Background: an optimization exercise with open tools, aiming at small area and a short achievable clock period. Do not read the settings as production practice. In this exercise RTL edits were held to simulation tests only and were not proved equivalent to the original. Not every run is shown, and edits may drop behaviour that the tests do not exercise.

==> flow/design.v <==
module macc_417
  #(parameter A_WIDTH = 32,
    parameter B_WIDTH = 32
  )
  (
    input clk,
    input rst,
    input [A_WIDTH-1:0] a,
    input [B_WIDTH-1:0] b,
    input accumulate_enable,
    output [A_WIDTH+B_WIDTH-1:0] result,
    output overflow
  );
  parameter R_WIDTH = A_WIDTH+B_WIDTH;
  wire [A_WIDTH-1:0]a_input = accumulate_enable?a:{A_WIDTH{1'b0}};
  wire [B_WIDTH-1:0]b_input = accumulate_enable?b:{B_WIDTH{1'b0}};  
  reg [R_WIDTH-1:0] accumulator;
  always@(posedge clk or posedge rst)begin
    if (rst) accumulator <= {R_WIDTH{1'b0}};
    else if (accumulate_enable) accumulator <= result;
  end
  wire [A_WIDTH:1][R_WIDTH:0] interconnects;
  generate
    genvar i;
    for (i = 1; i< A_WIDTH; i++) begin:mult
      wire [B_WIDTH-1+i:0] adder_a;
      if (i==1) assign adder_a =  a_input[A_WIDTH-1]?b:{B_WIDTH{1'b0}};
      else assign adder_a =  interconnects[i];
      ripple_adder #(B_WIDTH+i+1,B_WIDTH)ra1(
        {adder_a[B_WIDTH-1+i:0],1'b0},
        a_input[A_WIDTH-1-i]? b_input :{B_WIDTH{1'b0}},
        interconnects[i+1][B_WIDTH+i+1:0]);
    end
  endgenerate
  wire [R_WIDTH-1:0]multiply_result = interconnects[A_WIDTH][R_WIDTH-1:0];
  ripple_adder #(R_WIDTH,R_WIDTH) ra_final(multiply_result, accumulator, {overflow,result});
endmodule
module ripple_adder
  #(parameter A_WIDTH = 64,
    parameter B_WIDTH = 64,
    parameter RESULT_INCL_CARRY = 1
  )
  (
    input [A_WIDTH-1:0] a,
    input [B_WIDTH-1:0] b,
    output [A_WIDTH-1+RESULT_INCL_CARRY:0] result
  );
  wire [A_WIDTH:1] carry; 
  generate 
    genvar i;
    for (i = 0; i<A_WIDTH; i=i+1) begin:adder
      if (i == 0) begin
        half_adder ha0(
          a[i],
          b[i],
          result[i],
          carry[i+1]
        );
      end
      else if (i<B_WIDTH)begin
        full_adder fa1(
          a[i],
          b[i],
          carry[i],
          result[i],
          carry[i+1]
        );
      end else begin
        half_adder ha1(
          a[i],
          carry[i],
          result[i],
          carry[i+1]
        );
      end      
    end
  endgenerate
  if (RESULT_INCL_CARRY) assign result[A_WIDTH] = carry[A_WIDTH];
endmodule
module full_adder
(
  input a,
  input b,
  input carry_in,
  output sum,
  output carry
);
  wire partial_sum, carry_1, carry_2;
  half_adder ha1(a, b, partial_sum, carry_1);
  half_adder ha2(partial_sum, carry_in, sum, carry_2);
  assign carry = carry_1 | carry_2;
endmodule
module half_adder
(
  input a,
  input b,
  output sum,
  output carry
);
  assign sum = a ^ b;
  assign carry = a & b;
endmodule
==> flow/run.sh <==
#!/bin/bash
# synth_recipe.tcl (not shown) runs the flow's synth.tcl, then flattens the netlist and writes it again
# the make line also repeats each setting of config.mk as NAME=value (left out here)
make -C /OpenROAD-flow-scripts/flow DESIGN_CONFIG=/design/flow/config.mk WORK_HOME=/design/flow/orfs CLKGATE_MAP_FILE= SYNTH_SCRIPT=/design/flow/synth_recipe.tcl finish
==> flow/config.mk <==
export PLATFORM = sky130hd
export DESIGN_NAME = macc_417
export DESIGN_NICKNAME = macc_417
export VERILOG_FILES = /design/flow/design.v
export SDC_FILE = /design/flow/constraint.sdc
export NUM_CORES = 4
export LEC_CHECK = 0
export CAP_MARGIN = 20
export CORE_MARGIN = 2
export CORE_UTILIZATION = 40
export SLEW_MARGIN = 20
==> flow/constraint.sdc <==
create_clock -name core_clock -period 55.0 [get_ports {clk}]
set_input_delay 11.0000 -clock core_clock [delete_from_list [all_inputs] [get_ports {clk}]]
set_output_delay 11.0000 -clock core_clock [all_outputs]
set_load 0.01 [all_outputs]
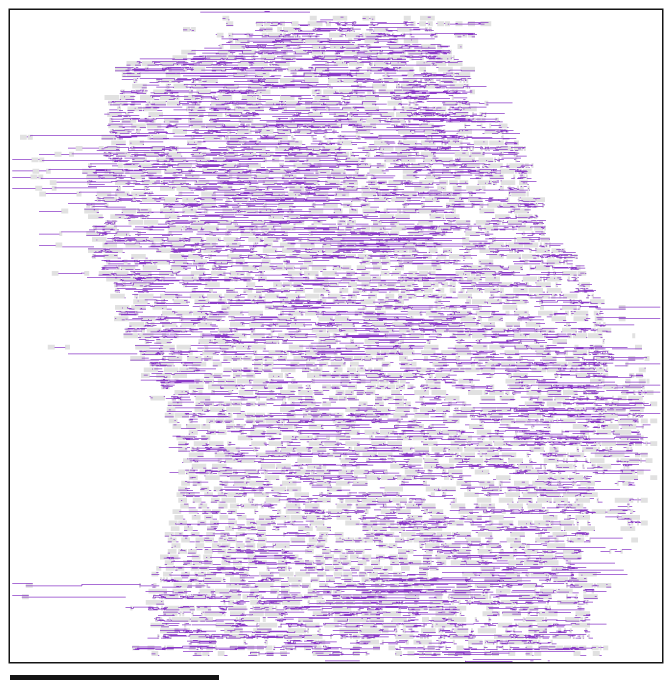
*Met1 routing, run 1*
The bar under the picture is 100 µm long.
share of all routed wire	48%
nets with wire on the layer	4067
longest straight run	65.8 µm
wire length on this layer	38.4 mm
main direction	horizontal
met1 GRT Util: 26.4%
Post-Route WL: 80.4 mm
DR vias: 24.2k

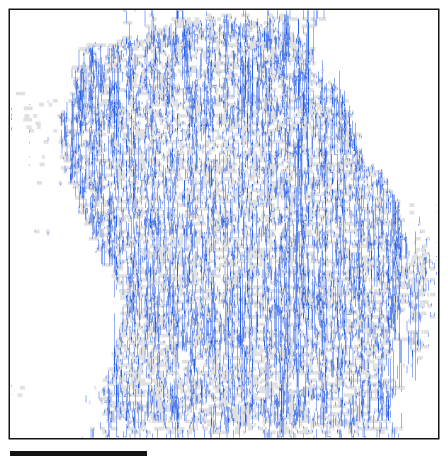
*Metal 2, run 1*
The bar under the picture is 100 µm long.
share of all routed wire	49%
nets with wire on the layer	4245
met2 track demand over resource: 28.6%

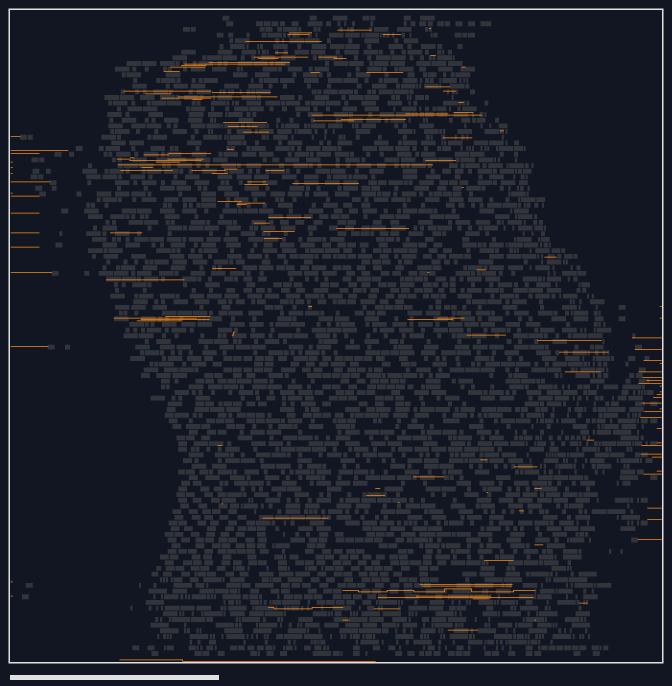
*Metal 3, run 1*
The bar under the picture is 100 µm long.
longest straight run	151 µm
wire length on this layer	2440 µm
met3 global-route usage: 1.56%

==> flow_summary.json, run 1 <==
{
  "grt_setup_unrepaired": "false",
  "worst_pin_slew_ns": 1.12,
  "ys_types": 20,
  "ys_top_cells_by_area": "fa_1 52%, ha_1 17%, and3_1 15%, dfrtp_1 4.2%, inv_1 3.4%",
  "cts-hold-fix-buffers": 0,
  "largest_family_of_logic_cells_by_synthesized_area": "adder cells",
  "met2WireLength_mm": 39.1,
  "postSynth.asyncResetShare_pct": 100,
  "critical_path.startpoint_type": "input port",
  "clkLatencyLatePin_ns": 0.36,
  "clock_skew_ns": 0.00496,
  "result_of_the_run": "no timing/DRC/antenna violations",
  "crit_top_cell": "fa_1",
  "syn_avg_cell_area_um2": 11.0,
  "vias_per_cell": 5.31,
  "r2r-start": "accumulator[0]",
  "synthDominantAreaCellType": "fa_1",
  "critical_path_cell_count": 71,
  "postSynth.topFlopCell": "dfrtp_1",
  "multi_input_area_share_pct": 83.8,
  "design.final.nets": 4878,
  "drt_pre_antenna_iters": 5,
  "count_of_instances_resized_after_the_clock_tree_is_built": 0,
  "maxCapViolCount": 0,
  "layout.area.seq_um2": 1600,
  "dp.final_hpwl_mm": 68.7,
  "min_to": "accumulator[0]",
  "setup.reg_to_reg.worst_slack_ns": 26.72,
  "postSynthCellCount": 3474,
  "nWellTaps": 1265,
  "num_io_pins": 132,
  "instances_no_fill": 4563,
  "largest_register_ffs": 64,
  "fin_area_um2": 40000,
  "final_setup_violations": 0,
  "x_dimension_of_the_die_um": 313,
  "fill_cells": 9185,
  "hold_violations": 0,
  "cp-end-kind": "output port",
  "post_synth_mux_area_share_pct": 0.348,
  "postCtsSetupBuffers": 0,
  "holdCritPathClass": "flop to flop",
  "signal_buffers_share_of_area_pct": 4.19,
  "synth-xor-area-share_pct": 0.726,
  "hold_path_startpoint": "accumulator[0]",
  "maxClockFrequency_mhz": 18.8,
  "grtUsageTotal_pct": 17.5,
  "area_taken_by_multi_input_logic_gates_um2": 33500,
  "critical-path-max-stage-delay_ns": 1.00,
  "clockBufferCount": 10,
  "synth_compound_area_share_pct": 0.670,
  "grt_max_degree": 127,
  "dpl_worst_slack_ns": 1.67,
  "fp.coreArea_um2": 94700,
  "whs_path_depth": 1,
  "layout.cells.largest_class": "multi-input gates",
  "synth_common_cells": "994 x fa_1, 904 x and3_1, 526 x ha_1, 346 x inv_1, 299 x clkbuf_1",
  "yosysWarnings": 1,
  "num_antenna_cells": 2,
  "cts_tree": "yes",
  "h-tree-depth": 3,
  "post-synth-top-area-fraction_pct": 52.2,
  "synth_simple_gate_area_share_pct": 16.8,
  "routabilityCongestion": 0.797,
  "period_share_pct": 96.7,
  "clock_sinks": 64,
  "dpl-instance-area_um2": 39700,
  "yosys.cell_count.top_type": "fa_1",
  "worstSetupStartpoint": "a[27]",
  "placed_cells": 4544,
  "classification_of_the_worst_setup_path": "input port to output port",
  "sequential_cell_total": 64,
  "post-route-worst-setup-slack_ns": 1.83,
  "drt.antenna.violating_nets": 0,
  "die_area_um2": 97700,
  "critical_path.top_delay_family": "adder cells",
  "most-common-layout-cells": "994 x fa_1, 904 x and3_1, 526 x ha_1",
  "largest-register": "accumulator",
  "final_max_slew_viol_count": 0,
  "worst_rel_slew_slack_pct": 25.2,
  "synth_edf_count": 0,
  "antenna_violations_before_repair": 2,
  "initial_utilization_pct": 40.2,
  "final_core_util_pct": 42.2,
  "cts.reportedPaths.clkPinSlew_ns": 0.06,
  "clock_path_buffers": 2,
  "seq_area_share_pct": 4.00,
  "port-buffer-count": 131,
  "grt_first_pass_wirelength_mm": 142,
  "grt_overflow": 0,
  "finalSetupTns_ns": 0,
  "finalHoldWorstSlack_ns": 0.520,
  "seq_area_frac_synth_pct": 4.20,
  "routedLengthMet1_mm": 38.4,
  "synth-seq-cells": 64,
  "flow.area_growth_from_synthesis_pct": 5.03,
  "remaining_drc_errors": 0,
  "core.rowCount": 113,
  "worst_path_max_delay_cell": "clkdlybuf4s50_1",
  "top_layer_used": "met4",
  "grt_most_used_layer": "met2",
  "area_share_clock_buf_inv_pct": 0.769,
  "largest_registers": "accumulator x64",
  "n_multi_input_combinational_cell": 2688,
  "crit_end": "result[63]",
  "buffers_excl_clock": 182,
  "arrival_ns": 42.17,
  "die-height_um": 313,
  "syn-cell-area_um2": 38100,
  "critical_path_required_ns": 44.00,
  "r2r-end": "accumulator[63]",
  "worst-path-max-fanout": 32,
  "final_period_minus_worst_setup_slack_ns": 53.17,
  "vias_in_the_first_global_route": 27000,
  "root_buffer": "clkbuf_16",
  "crit_buf_inv": 6,
  "adder_and_majority_cell_fraction_of_the_synthesized_area_pct": 69.5,
  "nonClockInverterCount": 346,
  "r2r_cells": 67
}
### Wires after detailed routing, run 1

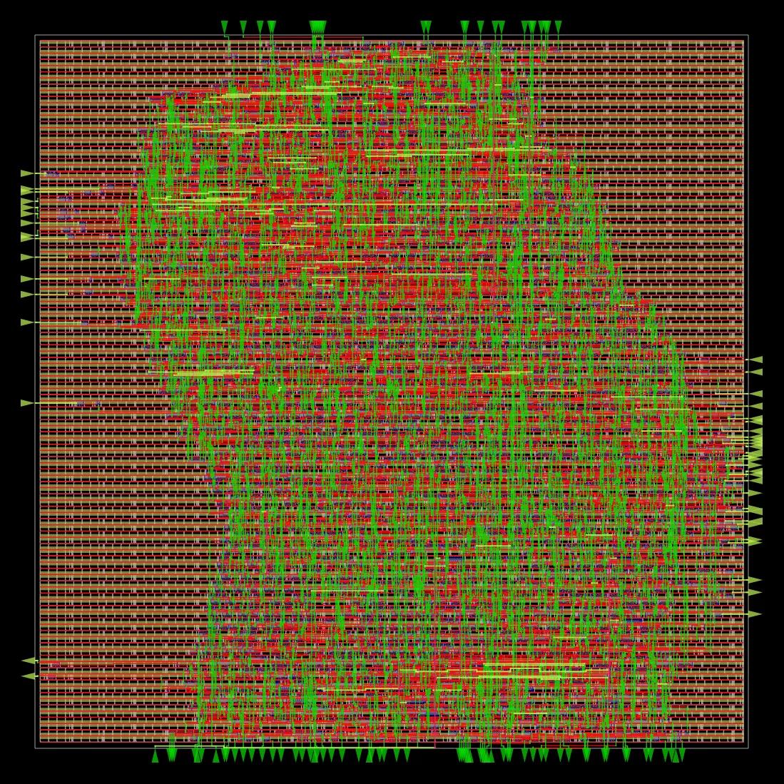

==> run 2: too many edits to list; what changed since run 1 <==
flow/design.v: 102 -> 789 lines; modules unchanged: 0
  macc_417: edited, 37 -> 733 lines
  booth_enc: new, 6 lines
  booth_row: new, 5 lines
  last_row: new, 4 lines
  fa: new, 4 lines
  ha: new, 4 lines
  fa1: new, 4 lines
  xnor_g: new, 3 lines
  or_g: new, 3 lines
  final_adder: new, 23 lines
  removed: ripple_adder, full_adder, half_adder
==> module fa as of run 2 <==
module fa (input a, input b, input ci, output s, output co);
  assign s = a ^ b ^ ci;
  assign co = (a & b) | (a & ci) | (b & ci);
endmodule
==> module last_row as of run 2 <==
module last_row (input en, input y, input [31:0] a, output [31:0] pl);
  wire e = en & y;
  assign pl = a & {32{e}};
endmodule
==> module final_adder as of run 2 <==
module final_adder (input [64:0] x, input [64:0] y, output [64:0] s);
  wire [64:0] p0 = x ^ y;
  wire [64:0] g [0:7];
  wire [64:0] p [0:7];
  assign g[0] = x & y;
  assign p[0] = p0;
  genvar l, i;
  generate
    for (l = 0; l < 7; l = l + 1) begin : g_lvl
      for (i = 0; i < 65; i = i + 1) begin : g_bit
        if (((i >> l) & 1) && (i >= (1 << l))) begin : g_op
          localparam integer J = ((i >> l) << l) - 1;
          assign g[l+1][i] = g[l][i] | (p[l][i] & g[l][J]);
          assign p[l+1][i] = p[l][i] & p[l][J];
        end else begin : g_pass
          assign g[l+1][i] = g[l][i];
          assign p[l+1][i] = p[l][i];
        end
      end
    end
  endgenerate
  assign s = p0 ^ {g[7][63:0], 1'b0};
endmodule
==> module ha as of run 2 <==
module ha (input a, input b, output s, output co);
  assign s = a ^ b;
  assign co = a & b;
endmodule
==> module booth_enc as of run 2 <==
module booth_enc (input en, input [2:0] y, output one, output two, output neg, output negn);
  assign one = en & (y[1] ^ y[0]);
  assign two = en & ((y[2] & ~y[1] & ~y[0]) | (~y[2] & y[1] & y[0]));
  assign neg = en & y[2];
  assign negn = ~neg;
endmodule
==> module xnor_g as of run 2 <==
module xnor_g (input a, input b, output y);
  assign y = ~(a ^ b);
endmodule
==> module booth_row as of run 2 <==
module booth_row (input one, input two, input neg, input [31:0] a, output [32:0] pp);
  wire [32:0] a0 = {1'b0, a};
  wire [32:0] a1 = {a, 1'b0};
  assign pp = ((a0 & {33{one}}) | (a1 & {33{two}})) ^ {33{neg}};
endmodule
==> module fa1 as of run 2 <==
module fa1 (input a, input b, output s, output co);
  xnor_g u_s (.a(a), .b(b), .y(s));
  or_g u_c (.a(a), .b(b), .y(co));
endmodule
==> module or_g as of run 2 <==
module or_g (input a, input b, output y);
  assign y = a | b;
endmodule
--- a/flow/config.mk
+++ b/flow/config.mk
@@ -10,2 +10,4 @@
 export CORE_UTILIZATION = 40
 export SLEW_MARGIN = 20
+export SYNTH_HIERARCHICAL = 1
+export SYNTH_MINIMUM_KEEP_SIZE = 0
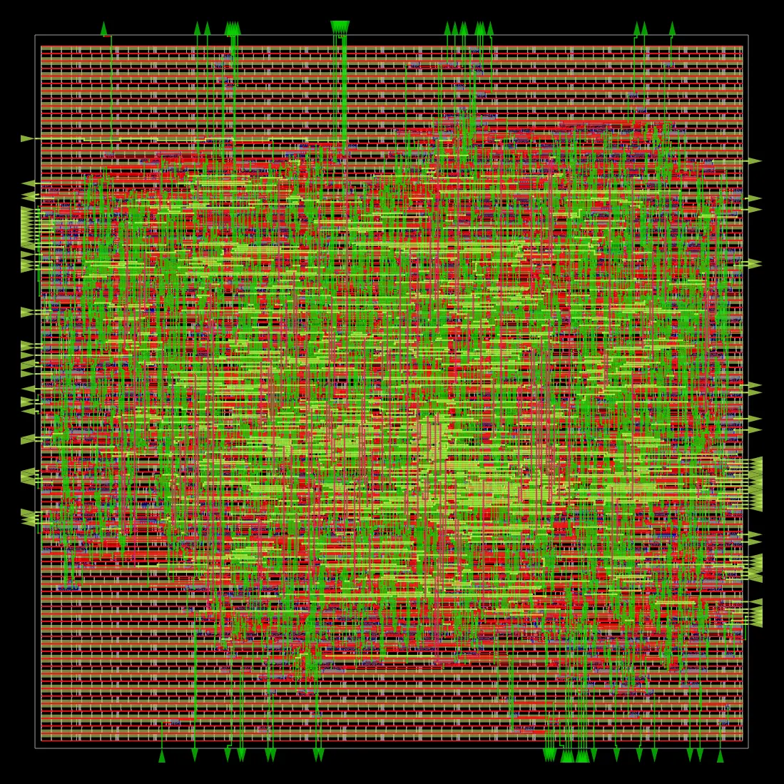
*Wires after detailed routing, run 2*
routed length on met2: 44.1 mm
sum of routed wire segments on met1: 36.5 mm
average detailed-routed wire length per instance: 29.4 µm
All-Layer GR Usage: 29.0%

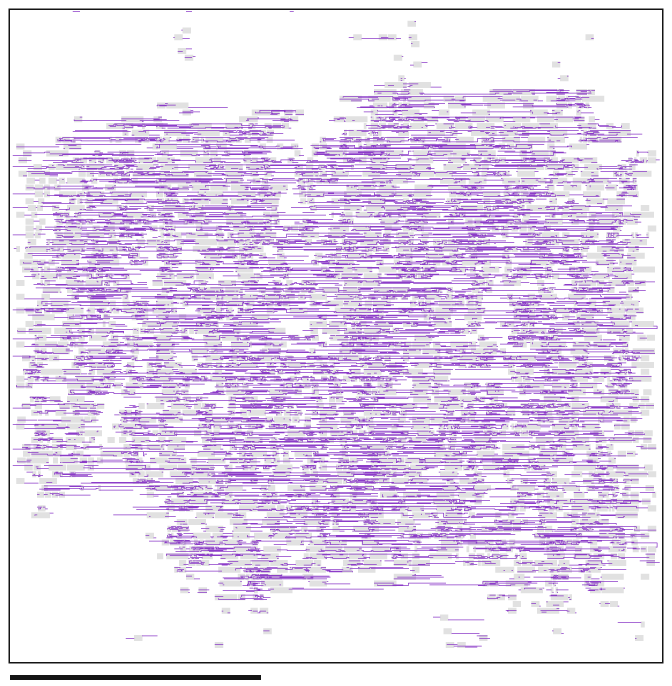
*Met1 routing, run 2*
The bar under the picture is 100 µm long.
nets with wire on the layer	2726
longest straight run	97.1 µm
wire length on this layer	36.5 mm
DR vias: 21.0k
Post-Route WL: 95.8 mm

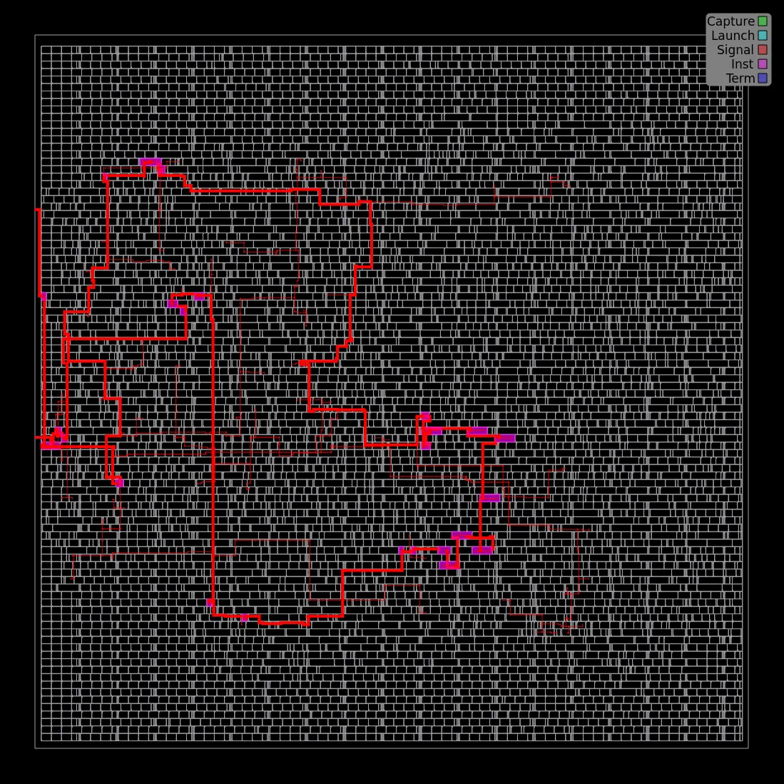
*Worst path highlighted, run 2*
TNS Setup: 0 ns
final critical-path setup slack: 23.39 ns
minimum period implied by the final worst setup slack: 31.61 ns

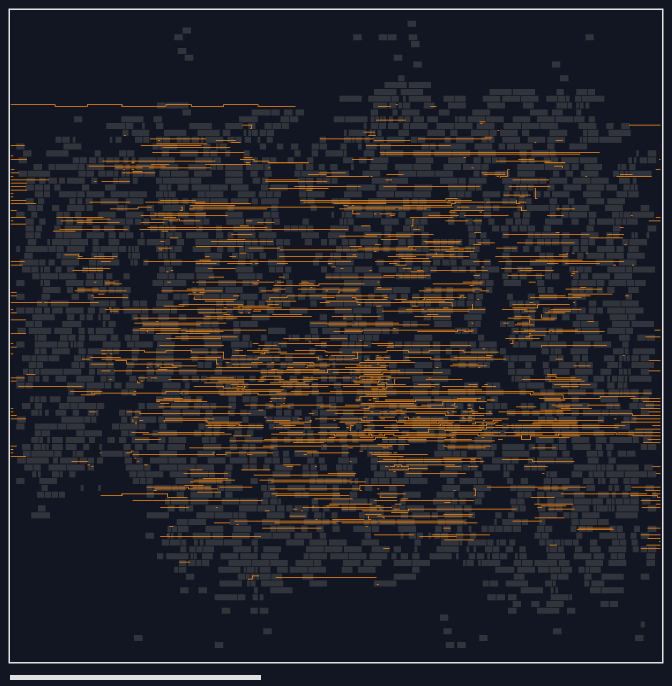
*Metal 3, run 2*
The bar under the picture is 100 µm long.
share of all routed wire	11%
wire length on this layer	10800 µm
nets with wire on the layer	350
main direction	horizontal
longest straight run	101 µm
met3 global-route usage: 7.80%

==> run 2 against run 1 <==
Fmax rose by 68%. Sequential cell count stayed put. Die area shrank 31%. Largest cell class unchanged. Highest routed layer unchanged.
==> flow_summary.json, run 2 <==
{
  "yosys.cell_count.top_type": "xnor2_1",
  "largest_register_ffs": 64,
  "critical_path_required_ns": 44.00,
  "postSynth.topFlopCell": "dfrtp_1",
  "largest_family_of_logic_cells_by_synthesized_area": "adder cells",
  "crit_buf_inv": 4,
  "cp-end-kind": "output port",
  "seq_area_share_pct": 5.64,
  "postSynth.asyncResetShare_pct": 100,
  "holdCritPathClass": "flop to flop",
  "grt_setup_unrepaired": "false",
  "worst-path-max-fanout": 57,
  "antenna_violations_before_repair": 1,
  "clock_path_buffers": 2,
  "worst_path_max_delay_cell": "buf_4",
  "r2r-end": "accumulator[59]",
  "crit_top_cell": "fa_1",
  "ys_top_cells_by_area": "fa_1 41%, xnor2_1 19%, a22oi_1 14%, dfrtp_1 6.1%, ha_1 5.3%",
  "fin_area_um2": 28400,
  "post_synth_mux_area_share_pct": 0,
  "layout.cells.largest_class": "multi-input gates",
  "yosysWarnings": 8,
  "critical_path_cell_count": 26,
  "r2r_cells": 18,
  "buffers_excl_clock": 202,
  "synth-xor-area-share_pct": 20.5,
  "final_core_util_pct": 44.0,
  "cts-hold-fix-buffers": 0,
  "adder_and_majority_cell_fraction_of_the_synthesized_area_pct": 46.0,
  "synth_simple_gate_area_share_pct": 4.61,
  "worstSetupStartpoint": "accumulate_enable",
  "signal_buffers_share_of_area_pct": 6.46,
  "final_max_slew_viol_count": 0,
  "grt_use_met2_pct": 45.8,
  "min_to": "accumulator[0]",
  "count_of_instances_resized_after_the_clock_tree_is_built": 0,
  "clock_skew_ns": 0.0138,
  "port-buffer-count": 131,
  "worst_pin_slew_ns": 1.17,
  "postSynthCellCount": 2351,
  "remaining_drc_errors": 0,
  "period_share_pct": 57.5,
  "cts_tree": "yes",
  "instances_no_fill": 3260,
  "core.rowCount": 93,
  "fp.coreArea_um2": 64600,
  "seq_area_frac_synth_pct": 6.12,
  "worst_rel_slew_slack_pct": 20.9,
  "synth_edf_count": 0,
  "finalHoldWorstSlack_ns": 0.653,
  "layout.area.seq_um2": 1600,
  "synthDominantAreaCellType": "fa_1",
  "largest-register": "accumulator",
  "crit_end": "result[59]",
  "r2r-start": "accumulator[31]",
  "vias_per_cell": 6.43,
  "vias_in_the_first_global_route": 23100,
  "synth-seq-cells": 64,
  "synth_compound_area_share_pct": 17.4,
  "area_share_clock_buf_inv_pct": 1.30,
  "h-tree-depth": 3,
  "post-synth-top-area-fraction_pct": 40.7,
  "num_antenna_cells": 1,
  "n_multi_input_combinational_cell": 2089,
  "globalRouteMet1Util_pct": 37.2,
  "hold_path_startpoint": "accumulator[0]",
  "grt_most_used_layer": "met2",
  "dpl_worst_slack_ns": 23.57,
  "arrival_ns": 20.61,
  "fill_cells": 6056,
  "root_buffer": "clkbuf_16",
  "critical_path.startpoint_type": "input port",
  "nonClockInverterCount": 33,
  "multi_input_area_share_pct": 82.4,
  "grt_first_pass_wirelength_mm": 146,
  "critical-path-max-stage-delay_ns": 0.65,
  "syn_avg_cell_area_um2": 11.1,
  "hold_violations": 0,
  "largest_registers": "accumulator x64",
  "grt_max_degree": 58,
  "design.final.nets": 3109,
  "result_of_the_run": "no timing/DRC/antenna violations",
  "grt_overflow": 0,
  "cts.reportedPaths.clkPinSlew_ns": 0.07,
  "maxCapViolCount": 0,
  "critical_path.top_delay_family": "adder cells",
  "top_layer_used": "met4",
  "maxClockFrequency_mhz": 31.6,
  "dpl-instance-area_um2": 28000,
  "area_taken_by_multi_input_logic_gates_um2": 23400,
  "die-height_um": 260,
  "syn-cell-area_um2": 26200,
  "num_io_pins": 132,
  "flow.area_growth_from_synthesis_pct": 8.51,
  "final_setup_violations": 0,
  "drt.antenna.violating_nets": 0,
  "clock_sinks": 64,
  "drt_pre_antenna_iters": 10,
  "synth_common_cells": "576 x xnor2_1, 532 x fa_1, 496 x a22oi_1, 111 x ha_1, 83 x buf_2"
}

-- re-timing with driven ports --
Ports are ideal in the flow. The routed layouts listed here were re-timed in OpenROAD.
Step 1 (the two cells are an assumption about what drives the block):
set clk [get_ports {clk}]
set_driving_cell -lib_cell sky130_fd_sc_hd__clkbuf_16 $clk
set_driving_cell -lib_cell sky130_fd_sc_hd__buf_2 [delete_from_list [all_inputs] $clk]
Step 2 also shifts input and output timing later by t, the mid clock arrival at the registers, as if the neighbouring blocks saw the same clock.
Three values: ideal, step 1, step 2; two values: the first two.
run	shift t [ns]	setup slack, ns	worst setup path at the end
run 1	0.404	1.825 / 1.800 / 1.800	input to output
run 2	0.461	23.387 / 23.347 / 23.347	input to output
After both steps setup and hold are still met in every run listed. For run 2, which loses most, drivers alone change the setup slack by -0.040 ns; drivers and shift together by -0.040 ns.
